This design comes from an exercise in tuning for small area and a short achievable clock period on the open sky130 flow, not from production work. The RTL was checked by simulation tests, not by an equivalence proof against the original design.

final_congestion.png
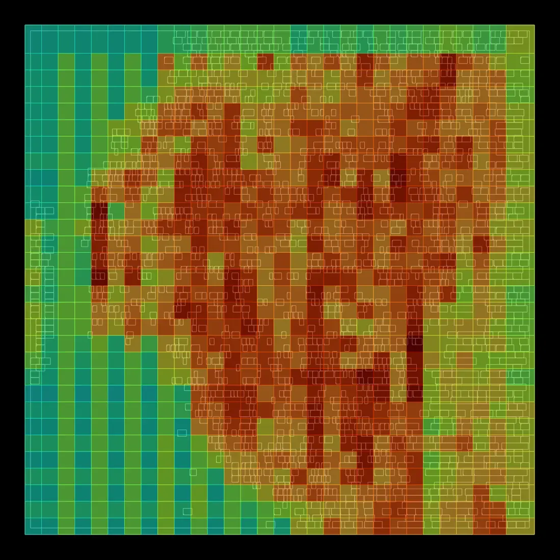
cell_classes.png
Scale bar: 50 um.
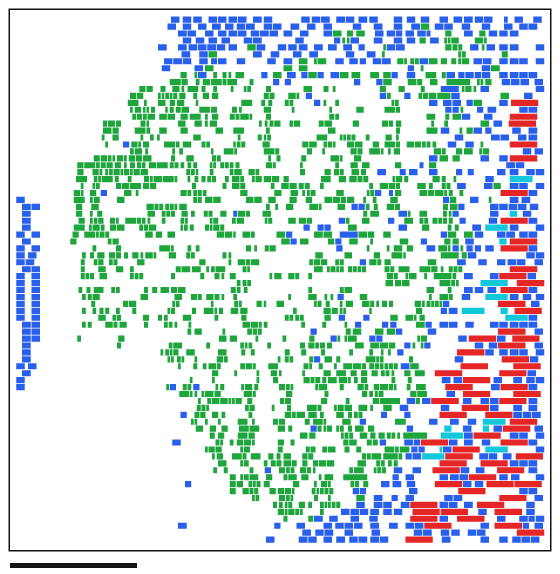
density.png
The die is cut into 21 by 21 equal tiles; dark blue is low, red is high, 0 to 100% covered.
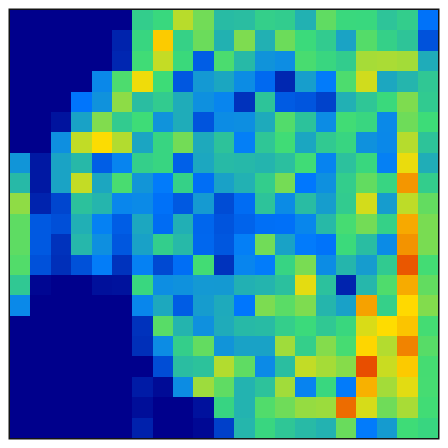
==> run.sh <==
#!/bin/bash
# synth_recipe.tcl (not shown) runs the flow's synth.tcl, then flattens the netlist and writes it again
# the make line also repeats each setting of config.mk as NAME=value (left out here)
make -C /OpenROAD-flow-scripts/flow DESIGN_CONFIG=/design/flow/config.mk WORK_HOME=/design/flow/orfs CLKGATE_MAP_FILE= SYNTH_SCRIPT=/design/flow/synth_recipe.tcl finish
==> design.v <==
`timescale 1ns / 1ps
module sirv_gnrl_dfflr # (
    parameter DW = 32    
) (lden,dnxt,qout,clk,rst_n);
input lden;
input   [DW-1:0] dnxt;
output  [DW-1:0] qout;
input clk,rst_n;
reg [DW-1:0] qout_r;
always@(posedge clk or negedge rst_n)
    begin : DFFLR_PROC
        if(rst_n == 1'b0)
            qout_r <= {DW{1'b1}};
        else if (lden == 1'b1)
            qout_r <= dnxt;
    end
assign qout = qout_r;
endmodule
module sirv_gnrl_dffrs #(
    parameter DW = 32
)(
    input [DW-1:0] dnxt,
    output [DW-1:0] qout,
    input clk,
    input rst_n
);
reg [DW-1:0] qout_r;
always @(posedge clk or negedge rst_n) begin : DFFRS_PROC
    if(!rst_n)
        qout_r <= {DW{1'b1}};
    else
        qout_r <= dnxt;
end
assign qout = qout_r;
endmodule
module sirv_gnrl_dffl #(
    parameter DW = 32
) (
    input lden,
    input [DW-1:0] dnxt,
    output [DW-1:0] qout,
    input clk
);
    reg [DW-1:0] qout_r;
    always @(posedge clk ) begin:DFFL_PROC
        if(lden)
            qout_r <= dnxt;
    end
    assign qout = qout_r;
endmodule
module exu_alu_dpath(
    input clk,
    input rst_n,
    input alu_req_alu,
    input alu_req_alu_add,
    input alu_req_alu_sub,
    input alu_req_alu_xor,
    input alu_req_alu_sll,
    input alu_req_alu_srl,
    input alu_req_alu_sra,
    input alu_req_alu_or,
    input alu_req_alu_and,
    input alu_req_alu_slt,
    input alu_req_alu_sltu,
    input alu_req_alu_lui,
    input [32-1:0] alu_req_alu_op1,
    input [32-1:0] alu_req_alu_op2,
    output [32-1:0] alu_req_alu_res,
    input bjp_req_alu,
    input [32-1:0] bjp_req_alu_op1,
    input [32-1:0] bjp_req_alu_op2,
    input bjp_req_alu_cmp_eq,
    input bjp_req_alu_cmp_ne,
    input bjp_req_alu_cmp_lt,
    input bjp_req_alu_cmp_gt,
    input bjp_req_alu_cmp_ltu,
    input bjp_req_alu_cmp_gtu,
    input bjp_req_alu_add,
    output bjp_req_alu_cmp_res,
    output [32-1:0] bjp_req_alu_add_res,
    input agu_req_alu,
    input [32-1:0] agu_req_alu_op1,
    input [32-1:0] agu_req_alu_op2,
    input agu_req_alu_swap,
    input agu_req_alu_add,
    input agu_req_alu_and,
    input agu_req_alu_or,
    input agu_req_alu_xor,
    input agu_req_alu_max,
    input agu_req_alu_min,
    input agu_req_alu_maxu,
    input agu_req_alu_minu,
    output [32-1:0] agu_req_alu_res,
    input agu_sbf_0_ena,
    input [32-1:0] agu_sbf_0_nxt,
    output [32-1:0] agu_sbf_0_r,
    input agu_sbf_1_ena,
    input [32-1:0] agu_sbf_1_nxt,
    output [32-1:0] agu_sbf_1_r
);
wire [32-1:0] mux_op1;
wire [32-1:0] mux_op2;
wire [32-1:0] misc_op1 = mux_op1[32-1:0];
wire [32-1:0] misc_op2 = mux_op2[32-1:0];
wire [32-1:0] shifter_op1 = alu_req_alu_op1[32-1:0];
wire [32-1:0] shifter_op2 = alu_req_alu_op2[32-1:0];
wire op_max;
wire op_min;
wire op_maxu;
wire op_minu;
wire op_add;
wire op_sub;
wire op_addsub = op_add | op_sub;
wire op_or;
wire op_xor;
wire op_and;
wire op_sll;
wire op_srl;
wire op_sra;
wire op_slt;
wire op_sltu;
wire op_mvop2;
wire op_cmp_eq;
wire op_cmp_ne;
wire op_cmp_lt;
wire op_cmp_gt;
wire op_cmp_ltu;
wire op_cmp_gtu;
wire cmp_res;
wire sbf_0_ena;
wire [33-1:0] sbf_0_nxt;
wire [33-1:0] sbf_0_r;
wire sbf_1_ena;
wire [33-1:0] sbf_1_nxt;
wire [33-1:0] sbf_1_r;
wire [32-1:0] shifter_in1;
wire [5-1:0] shifter_in2;
wire [32-1:0] shifter_res;
wire op_shift = op_sra | op_sll | op_srl;
assign shifter_in1 = {32{op_shift}} & (
    (op_sra | op_srl) ? {
        shifter_op1[0],shifter_op1[1],shifter_op1[2],shifter_op1[3],
        shifter_op1[4],shifter_op1[5],shifter_op1[6],shifter_op1[7],
        shifter_op1[8],shifter_op1[9],shifter_op1[10],shifter_op1[11],
        shifter_op1[12],shifter_op1[13],shifter_op1[14],shifter_op1[15],
        shifter_op1[16],shifter_op1[17],shifter_op1[18],shifter_op1[19],
        shifter_op1[20],shifter_op1[21],shifter_op1[22],shifter_op1[23],
        shifter_op1[24],shifter_op1[25],shifter_op1[26],shifter_op1[27],
        shifter_op1[28],shifter_op1[29],shifter_op1[30],shifter_op1[31]
    } : shifter_op1
);
assign shifter_in2 = {5{op_shift}} & shifter_op2[4:0];
assign shifter_res = (shifter_in1 << shifter_in2);
wire [32-1:0] sll_res = shifter_res;
wire [32-1:0] srl_res = {
    shifter_res[0],shifter_res[1],shifter_res[2],shifter_res[3],
        shifter_res[4],shifter_res[5],shifter_res[6],shifter_res[7],
        shifter_res[8],shifter_res[9],shifter_res[10],shifter_res[11],
        shifter_res[12],shifter_res[13],shifter_res[14],shifter_res[15],
        shifter_res[16],shifter_res[17],shifter_res[18],shifter_res[19],
        shifter_res[20],shifter_res[21],shifter_res[22],shifter_res[23],
        shifter_res[24],shifter_res[25],shifter_res[26],shifter_res[27],
        shifter_res[28],shifter_res[29],shifter_res[30],shifter_res[31]
};
wire [32-1:0] eff_mask = (~(32'b0)) >> shifter_in2;
wire [32-1:0] sra_res = (srl_res & eff_mask) | ({32{shifter_op1[31]}} & (~eff_mask));
wire op_unsigned = op_sltu | op_cmp_ltu | op_cmp_gtu | op_maxu | op_minu;
wire [35-1:0] misc_adder_op1 = 
    {{(35-32){(~op_unsigned) & misc_op1[32-1]}},misc_op1}; 
wire [35-1:0] misc_adder_op2 = 
    {{(35-32){(~op_unsigned) & misc_op2[32-1]}},misc_op2};
wire [35-1:0] adder_op1 = misc_adder_op1;
wire [35-1:0] adder_op2 = misc_adder_op2;
wire adder_cin;
wire [35-1:0] adder_in1;
wire [35-1:0] adder_in2;
wire [35-1:0] adder_res;
wire adder_add;
wire adder_sub;
assign adder_add = op_add;
assign adder_sub = ((op_sub) | op_cmp_lt | op_cmp_gt | op_cmp_ltu | op_cmp_gtu 
                    | op_max | op_maxu | op_min | op_minu | op_slt | op_sltu);
wire adder_addsub = adder_add | adder_sub;
assign adder_in1 = {35{adder_addsub}} & {adder_op1};
assign adder_in2 = {35{adder_addsub}} & {adder_sub ? (~adder_op2) : adder_op2};
assign adder_cin = adder_addsub & adder_sub;
assign adder_res = adder_in1 + adder_in2 + adder_cin;
wire [32-1:0] xorer_in1;
wire [32-1:0] xorer_in2;
wire xorer_op = op_xor | op_cmp_eq | op_cmp_ne;
assign xorer_in1 = {32{xorer_op}} & misc_op1;
assign xorer_in2 = {32{xorer_op}} & misc_op2;
wire [32-1:0] xorer_res = xorer_in1 ^ xorer_in2;
wire [32-1:0] orer_res = misc_op1 | misc_op2;
wire [32-1:0] ander_res = misc_op1 & misc_op2;
wire neq = |xorer_res;
wire cmp_res_ne = op_cmp_ne & neq;
wire cmp_res_eq = op_cmp_eq & (~neq);
wire cmp_res_lt = op_cmp_lt & adder_res[32];
wire cmp_res_ltu = op_cmp_ltu & adder_res[32];
wire op1_gt_op2 = (~adder_res[32]);
wire cmp_res_gt = op_cmp_gt & op1_gt_op2;
wire cmp_res_gtu = op_cmp_gtu & op1_gt_op2;
assign cmp_res = cmp_res_eq | cmp_res_ne | cmp_res_lt | cmp_res_gt | cmp_res_ltu | cmp_res_gtu;
wire [32-1:0] mvop2_res = misc_op2;
wire op_slttu = (op_slt | op_sltu);
wire slttu_cmp_lt = op_slttu & adder_res[32];
wire [32-1:0] slttu_res = slttu_cmp_lt ? 32'b1 : 32'b0;
wire maxmin_sel_op1 = ((op_max | op_maxu) & op1_gt_op2) | ((op_min | op_minu) & ~op1_gt_op2);
wire [32-1:0] maxmin_res = maxmin_sel_op1 ? misc_op1 : misc_op2;
wire [32-1:0] alu_dpath_res = 
        (
            ({32{op_or}} & orer_res)
        |   ({32{op_and}} & ander_res)
        |   ({32{op_xor}} & xorer_res)
        |   ({32{op_addsub}} & adder_res[32-1:0])
        |   ({32{op_srl}} & srl_res)
        |   ({32{op_sll}} & sll_res)
        |   ({32{op_sra}} & sra_res)
        |   ({32{op_mvop2}} & mvop2_res)
        |   ({32{op_slttu}} & slttu_res)
        |   ({32{op_max | op_maxu | op_min | op_minu}} & maxmin_res)
        );
sirv_gnrl_dffl #(33) sbf_0_dffl (sbf_0_ena, sbf_0_nxt, sbf_0_r, clk);
sirv_gnrl_dffl #(33) sbf_1_dffl (sbf_1_ena, sbf_1_nxt, sbf_1_r, clk);
localparam DPATH_MUX_WIDTH = ((32*2)+21);
assign {
    mux_op1,
    mux_op2,
    op_max,
    op_min,
    op_maxu,
    op_minu,
    op_add,
    op_sub,
    op_or,
    op_xor,
    op_and,
    op_sll,
    op_srl,
    op_sra,
    op_slt,
    op_sltu,
    op_mvop2,
    op_cmp_eq,
    op_cmp_ne,
    op_cmp_lt,
    op_cmp_gt,
    op_cmp_ltu,
    op_cmp_gtu
} = 
    ({DPATH_MUX_WIDTH{alu_req_alu}} & {
        alu_req_alu_op1,
        alu_req_alu_op2,
        4'b0000,
        alu_req_alu_add,
        alu_req_alu_sub,
        alu_req_alu_or,
        alu_req_alu_xor,
        alu_req_alu_and,
        alu_req_alu_sll,
        alu_req_alu_srl,
        alu_req_alu_sra,
        alu_req_alu_slt,
        alu_req_alu_sltu,
        alu_req_alu_lui,  
        6'b000000
    })
    | ({DPATH_MUX_WIDTH{bjp_req_alu}} & {
        bjp_req_alu_op1,
        bjp_req_alu_op2,
        4'b0000,
        bjp_req_alu_add,
        10'b0000000000,
        bjp_req_alu_cmp_eq,
        bjp_req_alu_cmp_ne,
        bjp_req_alu_cmp_lt,
        bjp_req_alu_cmp_gt,
        bjp_req_alu_cmp_ltu,
        bjp_req_alu_cmp_gtu
    })
    | ({DPATH_MUX_WIDTH{agu_req_alu}} & {
        agu_req_alu_op1,
        agu_req_alu_op2,
        agu_req_alu_max,
        agu_req_alu_min,
        agu_req_alu_maxu,
        agu_req_alu_minu,
        agu_req_alu_add,
        1'b0,
        agu_req_alu_or,
        agu_req_alu_xor,
        agu_req_alu_and,
        5'b0,
        agu_req_alu_swap,  
        6'b0
    });
    assign alu_req_alu_res = alu_dpath_res[32-1:0];
    assign bjp_req_alu_add_res = alu_dpath_res[32-1:0];
    assign bjp_req_alu_cmp_res = cmp_res;
    assign agu_req_alu_res = alu_dpath_res[32-1:0];
    assign sbf_0_ena = agu_sbf_0_ena;
    assign sbf_1_ena = agu_sbf_1_ena;
    assign sbf_0_nxt = {1'b0,agu_sbf_0_nxt};
    assign sbf_1_nxt = {1'b0,agu_sbf_1_nxt};
    assign agu_sbf_0_r = sbf_0_r[32-1:0];
    assign agu_sbf_1_r = sbf_1_r[32-1:0];
endmodule
==> config.mk <==
export PLATFORM = sky130hd
export DESIGN_NAME = exu_alu_dpath
export DESIGN_NICKNAME = exu_alu_dpath
export VERILOG_FILES = /design/flow/design.v
export SDC_FILE = /design/flow/constraint.sdc
export NUM_CORES = 4
export LEC_CHECK = 0
export CAP_MARGIN = 20
export CORE_MARGIN = 2
export CORE_UTILIZATION = 25
export SLEW_MARGIN = 20
==> constraint.sdc <==
create_clock -name core_clock -period 12.0 [get_ports {clk}]
set_input_delay 2.4000 -clock core_clock [delete_from_list [all_inputs] [get_ports {clk}]]
set_output_delay 2.4000 -clock core_clock [all_outputs]
set_load 0.01 [all_outputs]
==> flow_summary.json <==
{
  "status": "timing/DRC/antenna clean",
  "count_of_filler_cells_inserted_in_the_layout": 4473,
  "multiplexer_area_fraction_after_synthesis": 0.03208,
  "layout_top_registers": "sbf_0_dffl.qout_r: 32 flops, sbf_1_dffl.qout_r: 32 flops",
  "synth_cell_types": 81,
  "dp_hpwl_mm": 60.50,
  "crit_path_end_kind": "primary output",
  "ys_async_sr_fraction": 0,
  "synthToLayoutAreaGrowth_pct": 49.57,
  "comb_power_w": 0.00106,
  "post-synth-top-area-fraction": 0.1779,
  "cts_max_path_buffers": 2,
  "whs_ns": 2.626,
  "numCtsBuffers": 9,
  "multi_input_comb_area_sq_mm": 0.007880,
  "post_route_cells_drive_above_1_share": 0.07896,
  "yosysWarnings": 1,
  "wirelength_mm": 75.18,
  "non_cts_inverters": 24,
  "critPathMaxStageDelay_ns": 0.65,
  "die_width_um": 211.9,
  "p_switching_w": 0.0007066,
  "synthesis.area_per_instance_sq_um": 7.339,
  "antenna_found_initial": 6,
  "synth-seq-cells": 64,
  "critical_path.cell_chain": "clkdlybuf4s50_1 > o41ai_1 > and3_1 > inv_1 > nor2_2 > nor2_1 > fa_1 > fa_1 > a211oi_1 > buf_4 > o211ai_1 > a31oi_1 > o22a_1 > a21boi_1 > o22ai_2 > mux2_4 > nand2_1 > buf_12 > o221ai_1 > clkdlybuf4s50_1",
  "synth-compound-area-share": 0.4082,
  "syn_area_sq_mm": 0.01080,
  "p_comb_frac": 0.665,
  "worst_slew_margin_rel": 0.2236,
  "final_cell_area_sq_mm": 0.01616,
  "timing.hold.worst.start": "agu_sbf_1_nxt[12]",
  "layout.buffer.nonclock.area_share": 0.3231,
  "total_power_after_layout_w": 0.001587,
  "synth_most_common_cell": "sky130_fd_sc_hd__o21ai_0",
  "grt_overflow_total": 0,
  "synth-simple-area-share": 0.1987,
  "whs_endpoint": "sbf_1_dffl.qout_r[12]$_DFFE_PP_",
  "holdBufCountCts": 0,
  "startpoint_type": "primary input",
  "yosysTopAreaCell": "sky130_fd_sc_hd__edfxtp_1",
  "worstSetupEndpoint": "bjp_req_alu_add_res[30]",
  "place_worst_setup_slack_ns": 0.7988,
  "layout.comb_gates.multi_input": 1200,
  "final.clkbuf_count": 9,
  "multi_input_area_share": 0.4877,
  "clock_power_w": 0.000262,
  "via_count": 15120,
  "finalSetupViolCount": 0,
  "grt_pass1_vias": 13780,
  "post_synth_inst_count": 1472,
  "drt-initial-drc-count": 2535,
  "remaining_drc_errors": 0,
  "mostFrequentLayoutCell": "sky130_fd_sc_hd__clkdlybuf4s50_1",
  "cts_sinks": 64,
  "synth_ff_type": "sky130_fd_sc_hd__edfxtp_1",
  "critical_path.slowest_cell": "sky130_fd_sc_hd__clkdlybuf4s50_1",
  "largestClassByArea": "multi-input combinational cells",
  "num_tap_cells": 585,
  "swShare": 0.4452,
  "wirelength_met1_mm": 29.76,
  "wl_met2_mm": 33.31,
  "layout_common_cells": "446 x sky130_fd_sc_hd__clkdlybuf4s50_1, 171 x sky130_fd_sc_hd__o21ai_0, 124 x sky130_fd_sc_hd__nand2_1",
  "seq_cell_count": 64,
  "floorplan.die_area_sq_mm": 0.04489,
  "post-route-min-period_ns": 11.38,
  "syn_nets": 1795,
  "cellLeakagePower_nw": 5.810,
  "crit_cells": 20,
  "gp_congestion": 1.065,
  "finalMaxSlewViolations": 0,
  "cts_htree_levels": 3,
  "tritoncts": "yes",
  "worst-path-max-fanout": 18
}
About final_congestion.png:
end-of-flow core utilization: 0.3768
GR Layer Usage met2: 0.4967
routing usage on met1: 0.4208
most used routing layer: met2

About cell_classes.png:
other buffers and delay cells -> blue  # cells 545, share of their area 34%
clock drivers and dummy loads -> cyan  # cells 16, share of their area 2.0%
all other logic -> green  # cells 1,224, share of their area 52%
flops -> red  # cells 64, share of their area 12%

About density.png:
nearly empty tiles = 18%
emptiest ninth of the die = bottom left
tiles over 75% full = 3.4%
mean over tiles = 34%
densest ninth of the die = bottom right

==> port drivers added, routing unchanged <==
In the flow no input, the clock included, has a driving cell. The finished layout below was timed again as built, in two steps.
Step 1: set_driving_cell puts a clkbuf_16 on clk and a buf_2 on each other input, an assumption about the parent block.
Step 2 also shifts input and output timing later by t, the mid clock arrival at the registers, as if the neighbouring blocks saw the same clock.
Slacks: no drivers / after step 1 / after step 2; pairs: no drivers / after step 1.
t, ns: 0.368
setup WS [ns]: 0.619 / 0.594 / 0.594
worst hold slack (ns): 2.626 / 2.620 / 2.988
After both steps this run still meets setup and hold. For this run, drivers alone change the setup slack by -0.025 ns; drivers and shift together by -0.025 ns.
